Context: an optimization exercise on an open-source flow, tuned for small area. The choices shown serve that exercise and are no tape-out recipe.
The RTL was checked by simulation tests, not by an equivalence proof against the original design.
Power is estimated from default activity; no workload was simulated.

==> flow/design.v <==
module DOM_and (clk_i, rst_i, A_X_i, B_X_i, A_Y_i, B_Y_i, Z_i, A_Q_o, B_Q_o);
    input clk_i; 
    input rst_i;
    input [31:0] A_X_i;
    input [31:0] B_X_i;
    input [31:0] A_Y_i; 
    input [31:0] B_Y_i; 
    input [31:0] Z_i;
    output [31:0] A_Q_o; 
    output [31:0] B_Q_o; 
    wire [31:0] AX_AY;
    wire [31:0] BX_BY;
    assign AX_AY = A_X_i & A_Y_i;
    assign BX_BY = B_X_i & B_Y_i;
    wire [31:0] AX_BY;
    wire [31:0] BX_AY;
    assign AX_BY = A_X_i & B_Y_i;
    assign BX_AY = B_X_i & A_Y_i;
    reg [31:0] AX_BY_Z0;
    reg [31:0] BX_AY_Z0;    
    always @(posedge clk_i) begin
        if(rst_i) begin
            AX_BY_Z0 <= 32'b0;
            BX_AY_Z0 <= 32'b0;
        end else begin
            AX_BY_Z0 <= AX_BY ^ Z_i;
            BX_AY_Z0 <= BX_AY ^ Z_i;
        end
    end
    assign A_Q_o = AX_BY_Z0 ^ AX_AY;
    assign B_Q_o = BX_AY_Z0 ^ BX_BY;
endmodule
module sbox (clk_i, rst_i, 
    lane0_A_i, lane0_B_i, 
    lane1_A_i, lane1_B_i, 
    lane2_A_i, lane2_B_i, 
    lane3_A_i, lane3_B_i, 
    lane4_A_i, lane4_B_i, 
    rand_i,
    lane0_A_o, lane0_B_o, 
    lane1_A_o, lane1_B_o, 
    lane2_A_o, lane2_B_o, 
    lane3_A_o, lane3_B_o, 
    lane4_A_o, lane4_B_o);
    input clk_i;
    input rst_i;
    input [159:0] rand_i;
    input [31:0] lane0_A_i, lane0_B_i;
    input [31:0] lane1_A_i, lane1_B_i;
    input [31:0] lane2_A_i, lane2_B_i;
    input [31:0] lane3_A_i, lane3_B_i;
    input [31:0] lane4_A_i, lane4_B_i;
    output [31:0] lane0_A_o, lane0_B_o;
    output [31:0] lane1_A_o, lane1_B_o;
    output [31:0] lane2_A_o, lane2_B_o;
    output [31:0] lane3_A_o, lane3_B_o;
    output [31:0] lane4_A_o, lane4_B_o;
    wire [31:0] lane0_A_d, lane0_B_d;
    wire [31:0] lane1_A_d, lane1_B_d;
    wire [31:0] lane2_A_d, lane2_B_d;
    wire [31:0] lane3_A_d, lane3_B_d;
    wire [31:0] lane4_A_d, lane4_B_d;
    assign lane0_A_d = lane0_A_i ^ lane4_A_i;
    assign lane0_B_d = lane0_B_i ^ lane4_B_i;
    assign lane1_A_d = lane1_A_i;
    assign lane1_B_d = lane1_B_i;
    assign lane4_A_d = lane4_A_i ^ lane3_A_i;
    assign lane4_B_d = lane4_B_i ^ lane3_B_i;
    assign lane3_A_d = lane3_A_i;
    assign lane3_B_d = lane3_B_i;
    assign lane2_A_d = lane2_A_i ^ lane1_A_i;
    assign lane2_B_d = lane2_B_i ^ lane1_B_i;
    reg [31:0] lane0_A_q, lane0_B_q;
    reg [31:0] lane1_A_q, lane1_B_q;
    reg [31:0] lane2_A_q, lane2_B_q;
    reg [31:0] lane3_A_q, lane3_B_q;
    reg [31:0] lane4_A_q, lane4_B_q;
    reg [159:0] rand_q;
    always @(posedge clk_i) begin
        if(rst_i) begin
            lane0_A_q <= 0;
            lane0_B_q <= 0;
            lane1_A_q <= 0;
            lane1_B_q <= 0;
            lane2_A_q <= 0;
            lane2_B_q <= 0;
            lane3_A_q <= 0;
            lane3_B_q <= 0;
            lane4_A_q <= 0;
            lane4_B_q <= 0;
            rand_q <= 0;
        end else begin
            lane0_A_q <= lane0_A_d;
            lane0_B_q <= lane0_B_d;
            lane1_A_q <= lane1_A_d;
            lane1_B_q <= lane1_B_d;
            lane2_A_q <= lane2_A_d;
            lane2_B_q <= lane2_B_d;
            lane3_A_q <= lane3_A_d;
            lane3_B_q <= lane3_B_d;
            lane4_A_q <= lane4_A_d;
            lane4_B_q <= lane4_B_d;
            rand_q <= rand_i;
        end
    end
    wire [31:0] n_lane0_A, n_lane0_B;
    wire [31:0] n_lane1_A, n_lane1_B;
    wire [31:0] n_lane2_A, n_lane2_B;
    wire [31:0] n_lane3_A, n_lane3_B;
    wire [31:0] n_lane4_A, n_lane4_B;
    assign n_lane0_A = ~lane0_A_q;
    assign n_lane1_A = ~lane1_A_q;
    assign n_lane2_A = ~lane2_A_q;
    assign n_lane3_A = ~lane3_A_q;
    assign n_lane4_A = ~lane4_A_q;
    assign n_lane0_B = lane0_B_q;
    assign n_lane1_B = lane1_B_q;
    assign n_lane2_B = lane2_B_q;
    assign n_lane3_B = lane3_B_q;
    assign n_lane4_B = lane4_B_q;
    wire [31:0] lanes_0_1_A, lanes_0_1_B;
    wire [31:0] lanes_1_2_A, lanes_1_2_B;
    wire [31:0] lanes_2_3_A, lanes_2_3_B;
    wire [31:0] lanes_3_4_A, lanes_3_4_B;
    wire [31:0] lanes_4_0_A, lanes_4_0_B;
    DOM_and dom_and0 (clk_i, rst_i, 
      n_lane0_A, n_lane0_B,
      lane1_A_q, lane1_B_q,
      rand_q[31:0], 
      lanes_0_1_A, lanes_0_1_B);
    DOM_and dom_and1 (clk_i, rst_i, 
      n_lane1_A, n_lane1_B,
      lane2_A_q, lane2_B_q,
      rand_q[63:32],
      lanes_1_2_A, lanes_1_2_B);
    DOM_and dom_and2 (clk_i, rst_i, 
      n_lane2_A, n_lane2_B,
      lane3_A_q, lane3_B_q,
      rand_q[95:64],
      lanes_2_3_A, lanes_2_3_B);
    DOM_and dom_and3 (clk_i, rst_i, 
      n_lane3_A, n_lane3_B,
      lane4_A_q, lane4_B_q,
      rand_q[127:96],
      lanes_3_4_A, lanes_3_4_B);
    DOM_and dom_and4 (clk_i, rst_i, 
      n_lane4_A, n_lane4_B,
      lane0_A_q, lane0_B_q,
      rand_q[159:128], 
      lanes_4_0_A, lanes_4_0_B);
    wire [31:0] lane0_A_tmp, lane0_B_tmp;
    wire [31:0] lane1_A_tmp, lane1_B_tmp;
    wire [31:0] lane2_A_tmp, lane2_B_tmp;
    wire [31:0] lane3_A_tmp, lane3_B_tmp;
    wire [31:0] lane4_A_tmp, lane4_B_tmp;
    assign lane0_A_tmp = lanes_1_2_A ^ lane0_A_q;
    assign lane0_B_tmp = lanes_1_2_B ^ lane0_B_q;
    assign lane1_A_tmp = lanes_2_3_A ^ lane1_A_q;
    assign lane1_B_tmp = lanes_2_3_B ^ lane1_B_q;
    assign lane2_A_tmp = lanes_3_4_A ^ lane2_A_q;
    assign lane2_B_tmp = lanes_3_4_B ^ lane2_B_q;
    assign lane3_A_tmp = lanes_4_0_A ^ lane3_A_q;
    assign lane3_B_tmp = lanes_4_0_B ^ lane3_B_q;
    assign lane4_A_tmp = lanes_0_1_A ^ lane4_A_q;
    assign lane4_B_tmp = lanes_0_1_B ^ lane4_B_q;  
    assign lane1_A_o = lane1_A_tmp ^ lane0_A_tmp;
    assign lane1_B_o = lane1_B_tmp ^ lane0_B_tmp;
    assign lane0_A_o = lane0_A_tmp ^ lane4_A_tmp;
    assign lane0_B_o = lane0_B_tmp ^ lane4_B_tmp;
    assign lane3_A_o = lane3_A_tmp ^ lane2_A_tmp;
    assign lane3_B_o = lane3_B_tmp ^ lane2_B_tmp;
    assign lane2_A_o = ~lane2_A_tmp;
    assign lane2_B_o = lane2_B_tmp;
    assign lane4_A_o = lane4_A_tmp;
    assign lane4_B_o = lane4_B_tmp;
endmodule
module lindiff(S0_A_i, S0_B_i, 
    S1_A_i, S1_B_i, 
    S2_A_i, S2_B_i, 
    S3_A_i, S3_B_i, 
    S4_A_i, S4_B_i, 
    S0_A_o, S0_B_o, 
    S1_A_o, S1_B_o, 
    S2_A_o, S2_B_o, 
    S3_A_o, S3_B_o, 
    S4_A_o, S4_B_o);
  input [63:0] S0_A_i, S0_B_i;
  input [63:0] S1_A_i, S1_B_i;
  input [63:0] S2_A_i, S2_B_i;
  input [63:0] S3_A_i, S3_B_i;
  input [63:0] S4_A_i, S4_B_i;
  output [63:0] S0_A_o, S0_B_o;
  output [63:0] S1_A_o, S1_B_o;
  output [63:0] S2_A_o, S2_B_o;
  output [63:0] S3_A_o, S3_B_o;
  output [63:0] S4_A_o, S4_B_o;
  wire [63:0] U0_A, U0_B;
  wire [63:0] U1_A, U1_B;
  wire [63:0] U2_A, U2_B;
  wire [63:0] U3_A, U3_B;
  wire [63:0] U4_A, U4_B;
  wire [63:0] U5_A, U5_B;
  wire [63:0] V0_A, V0_B;
  wire [63:0] V1_A, V1_B;
  wire [63:0] V2_A, V2_B;
  wire [63:0] V3_A, V3_B;
  wire [63:0] V4_A, V4_B;
  wire [63:0] V5_A, V5_B;
  assign U0_A = {S0_A_i[18:0], S0_A_i[63:19]};
  assign V0_A = {S0_A_i[27:0], S0_A_i[63:28]};
  assign S0_A_o = S0_A_i ^ U0_A ^ V0_A;
  assign U0_B = {S0_B_i[18:0], S0_B_i[63:19]};
  assign V0_B = {S0_B_i[27:0], S0_B_i[63:28]};
  assign S0_B_o = S0_B_i ^ U0_B ^ V0_B;
  assign U1_A = {S1_A_i[60:0], S1_A_i[63:61]};
  assign V1_A = {S1_A_i[38:0], S1_A_i[63:39]};
  assign S1_A_o = S1_A_i ^ U1_A ^ V1_A;
  assign U1_B = {S1_B_i[60:0], S1_B_i[63:61]};
  assign V1_B = {S1_B_i[38:0], S1_B_i[63:39]};
  assign S1_B_o = S1_B_i ^ U1_B ^ V1_B;
  assign U2_A = {S2_A_i[0], S2_A_i[63:1]};
  assign V2_A = {S2_A_i[5:0], S2_A_i[63:6]};
  assign S2_A_o = S2_A_i ^ U2_A ^ V2_A;
  assign U2_B = {S2_B_i[0], S2_B_i[63:1]};
  assign V2_B = {S2_B_i[5:0], S2_B_i[63:6]};
  assign S2_B_o = S2_B_i ^ U2_B ^ V2_B;
  assign U3_A = {S3_A_i[9:0], S3_A_i[63:10]};
  assign V3_A = {S3_A_i[16:0], S3_A_i[63:17]};
  assign S3_A_o = S3_A_i ^ U3_A ^ V3_A;
  assign U3_B = {S3_B_i[9:0], S3_B_i[63:10]};
  assign V3_B = {S3_B_i[16:0], S3_B_i[63:17]};
  assign S3_B_o = S3_B_i ^ U3_B ^ V3_B;
  assign U4_A = {S4_A_i[6:0], S4_A_i[63:7]};
  assign V4_A = {S4_A_i[40:0], S4_A_i[63:41]};
  assign S4_A_o = S4_A_i ^ U4_A ^ V4_A;
  assign U4_B = {S4_B_i[6:0], S4_B_i[63:7]};
  assign V4_B = {S4_B_i[40:0], S4_B_i[63:41]};
  assign S4_B_o = S4_B_i ^ U4_B ^ V4_B;
endmodule
module ascon_round (clk_i, rst_i, 
    S0_A_i, S0_B_i, 
    S1_A_i, S1_B_i, 
    S2_A_i, S2_B_i, 
    S3_A_i, S3_B_i, 
    S4_A_i, S4_B_i, 
    rand_i,
    S0_A_o, S0_B_o, 
    S1_A_o, S1_B_o, 
    S2_A_o, S2_B_o, 
    S3_A_o, S3_B_o, 
    S4_A_o, S4_B_o);
input [63:0] S0_A_i, S0_B_i;
input [63:0] S1_A_i, S1_B_i;
input [63:0] S2_A_i, S2_B_i;
input [63:0] S3_A_i, S3_B_i;
input [63:0] S4_A_i, S4_B_i;
input [320:0] rand_i;
input clk_i;
input rst_i;
output [63:0] S0_A_o, S0_B_o;
output [63:0] S1_A_o, S1_B_o;
output [63:0] S2_A_o, S2_B_o;
output [63:0] S3_A_o, S3_B_o;
output [63:0] S4_A_o, S4_B_o;
wire [63:0] T0_A, T0_B;
wire [63:0] T1_A, T1_B ;
wire [63:0] T2_A, T2_B ;
wire [63:0] T3_A, T3_B ;
wire [63:0] T4_A, T4_B;
sbox sbox_LSB (clk_i, rst_i, 
    S0_A_i[31:0], S0_B_i[31:0], 
    S1_A_i[31:0], S1_B_i[31:0],
    S2_A_i[31:0]^32'h4b, S2_B_i[31:0],
    S3_A_i[31:0], S3_B_i[31:0], 
    S4_A_i[31:0], S4_B_i[31:0], 
    rand_i[159:0],
    T0_A[31:0], T0_B[31:0], 
    T1_A[31:0], T1_B[31:0], 
    T2_A[31:0], T2_B[31:0], 
    T3_A[31:0], T3_B[31:0], 
    T4_A[31:0], T4_B[31:0]);
sbox sbox_MSB (clk_i, rst_i, 
    S0_A_i[63:32], S0_B_i[63:32], 
    S1_A_i[63:32], S1_B_i[63:32],
    S2_A_i[63:32],      
    S2_B_i[63:32],    
    S3_A_i[63:32], S3_B_i[63:32], 
    S4_A_i[63:32], S4_B_i[63:32], 
    rand_i[319:160],
    T0_A[63:32], T0_B[63:32], 
    T1_A[63:32], T1_B[63:32], 
    T2_A[63:32], T2_B[63:32], 
    T3_A[63:32], T3_B[63:32], 
    T4_A[63:32], T4_B[63:32]);
lindiff lin_LSB_MSB(
  T0_A, T0_B,
  T1_A, T1_B,
  T2_A, T2_B,
  T3_A, T3_B,
  T4_A, T4_B,
  S0_A_o, S0_B_o, 
  S1_A_o, S1_B_o, 
  S2_A_o, S2_B_o, 
  S3_A_o, S3_B_o, 
  S4_A_o, S4_B_o
  );
endmodule
==> flow/run.sh <==
#!/bin/bash
# synth_recipe.tcl (not shown) runs the flow's synth.tcl, then flattens the netlist and writes it again
# the make line also repeats each setting of config.mk as NAME=value (left out here)
make -C /OpenROAD-flow-scripts/flow DESIGN_CONFIG=/design/flow/config.mk WORK_HOME=/design/flow/orfs CLKGATE_MAP_FILE= SYNTH_SCRIPT=/design/flow/synth_recipe.tcl finish
==> flow/config.mk <==
export PLATFORM = sky130hd
export DESIGN_NAME = ascon_round
export DESIGN_NICKNAME = ascon_round
export VERILOG_FILES = /design/flow/design.v
export SDC_FILE = /design/flow/constraint.sdc
export NUM_CORES = 4
export LEC_CHECK = 0
export CAP_MARGIN = 20
export CORE_AREA = 5 5 555 555
export DIE_AREA = 0 0 560 560
export SLEW_MARGIN = 20
==> flow/constraint.sdc <==
create_clock -name core_clock -period 5.0 [get_ports {clk_i}]
set_input_delay 1.0000 -clock core_clock [delete_from_list [all_inputs] [get_ports {clk_i}]]
set_output_delay 1.0000 -clock core_clock [all_outputs]
set_load 0.01 [all_outputs]
Signal metal coverage by tile:
(0.5 px per um) The die is cut into 28 by 28 equal tiles; dark purple is low, yellow is high, scaled to the fullest tile. Values are wire area over tile area, all layers added.
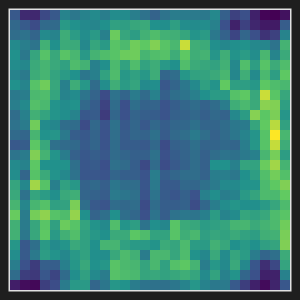
tiles over half the peak: 45%
fullest tile: 0.59
mean over tiles: 0.28

==> impl_results.md <==
* M1 wire length at 220000 um
* Post-CTS Hold Buffers at 0
* Sw Share at 0.414
* Post-synthesis adder-cell area fraction at 0
* Core area at 0.302 mm^2
* Hold Crit Class: flop to flop
* Post-CTS Resized at 4
* Top class by area: multi-input gates
* Via count at 65.5k
* Die Height at approximately 560 um
* Drt initial violations at 5932
* CTS Buf Count at a little under 200
* Sequential cell area share at 0.277
* Max transition margin at 0.150
* Seq/Total Area, Yosys at 0.379
* Critical path class: flop to output pin
* Num ports at approximately 1.6k
* Layout cell share with drive strength beyond 1 at 0.0936
* Leak at 46.9 nW
* TNS Setup at 0 ns
* Post-route DRC at 0
* GRT overflow at 0
* Clock sink count at 1600
* Non-clk invs at 0
* Combinational power share at 0.554
* CP Capture Type: output pin
* Final-report hold violation count at 0
* Status: timing/DRC/antenna clean
* Internal at 0.0393 W
* Synth Cell Area at 0.0846 mm^2
* Tmin final at a little under 5 ns
* Inst Count DP at 14.0k
* Avg Vias per Cell at 4.56
* Simple-Gate Fraction of Synth Area at 0.150
* Non-clk buf share at 0.163
* CP startpoint kind: flop
* Max-cap check violation count at 0
* Clk power at between 0.015 and 0.02 W
* Distinct cells, synth at 19
* Synth warnings at 2
* FP Rows at slightly above 200
* Final Hold Slack at between 0.5 and 0.6 ns
* Worst slew pin tran at 1.27 ns
* Vias in the first global route at 66.3k
* Max Slew Vio Count at 0
* Wire length of the first global-routing pass at 674000 um
* Final Non-Filler Cells at 14.3k
* Seq cells at 1600
* Multi-input gates at between 6k and 7k
* Layout area overhead at 36.6%
* TritonRoute pass-1 iters at 5
* Largest net degree at the start of global routing at 103
* Clock transition at path regs at approximately 0.06 ns
* Clock Path Buffers at 4
* WL final at 533000 um
* Met2 wire len at 244000 um
* Seq pwr share at 0.219
* Psw at 0.0277 W
* Largest Pwr Group: combinational logic
* CTS tree: built
* Met1 Usage GRT at 0.408
* Power density cells at just under 600 mW/mm^2
* Largest area contributor in the netlist: dfxtp_1
* Register Area at 0.0320 mm^2
* XOR/XNOR Fraction of Synth Area at 0.437
* Synth async-reset ratio at 0
* Worst IR Drop VDD at 0.350 mV
* CP Max Fanout at 5
Signal wires on met4:
(1 px per um) Supply wires on this layer in gray.
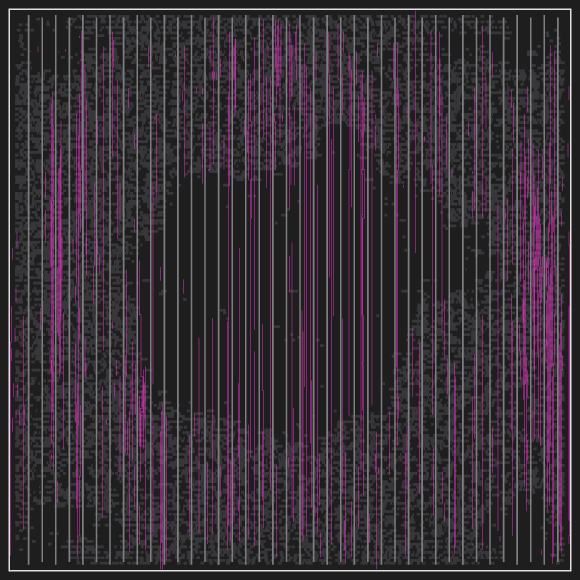
share of all routed wire: 5.9%
main direction: vertical
nets with wire on the layer: 249
wire length on this layer: 31.5 mm

## metrics by stage
step,utilization,total power (W),worst slack (ns)
global route,0.383,0.0684,0.0344
floorplan,-,0.0291,2.50
detailed placement,0.360,0.0521,0.780
global placement,0.360,0.0522,0.742
finish,0.383,0.0670,0.0632
CTS,0.382,0.0675,0.00738
## worst max-delay path, stage by stage, from the launching register on
cell and delay (ns):
dfxtp_1 0.42, xor2_1 0.29, xnor3_1 0.81, xnor2_1 0.15, buf_4 0.21, xnor2_1 0.47
clkdlybuf4s50_1 0.69
## final timing paths
kind                                           from                                   endpoint  slack, ns  cells past startpoint
hold / removal      sbox_LSB.rand_q[159]$_SDFF_PP0_  sbox_LSB.dom_and4.AX_BY_Z0[31]$_SDFF_PP0_       0.51                      2
hold reg to reg     sbox_LSB.rand_q[159]$_SDFF_PP0_  sbox_LSB.dom_and4.AX_BY_Z0[31]$_SDFF_PP0_       0.51                      2
setup / recovery  sbox_LSB.lane2_B_q[22]$_SDFF_PP0_                                 S3_B_o[12]       0.06                      6
setup reg to reg   sbox_MSB.lane1_B_q[1]$_SDFF_PP0_   sbox_MSB.dom_and1.BX_AY_Z0[1]$_SDFF_PP0_       3.91                      3

-- re-timing with driven ports --
No port has a modelled driver above. Below, the same layout with a new extraction and two added sets of constraints. Step 1: set_driving_cell puts a clkbuf_16 on clk_i and a buf_2 on each other input, an assumption about the parent block. Step 2, shift: input delay + t, output delay - t, t = (earliest + latest rising clock arrival at the registers) / 2. This alone moves slack from input paths to output paths. Three values: ideal, step 1, step 2; two values: the first two.
t (ns): 0.951
setup WS [ns]: 0.063 / -0.037 / 0.914
hold WS [ns]: 0.511 / 0.511 / 0.511
After both steps this run still meets setup and hold. The setup slack of this run moves by -0.100 ns with the drivers and by +0.851 ns with both steps.
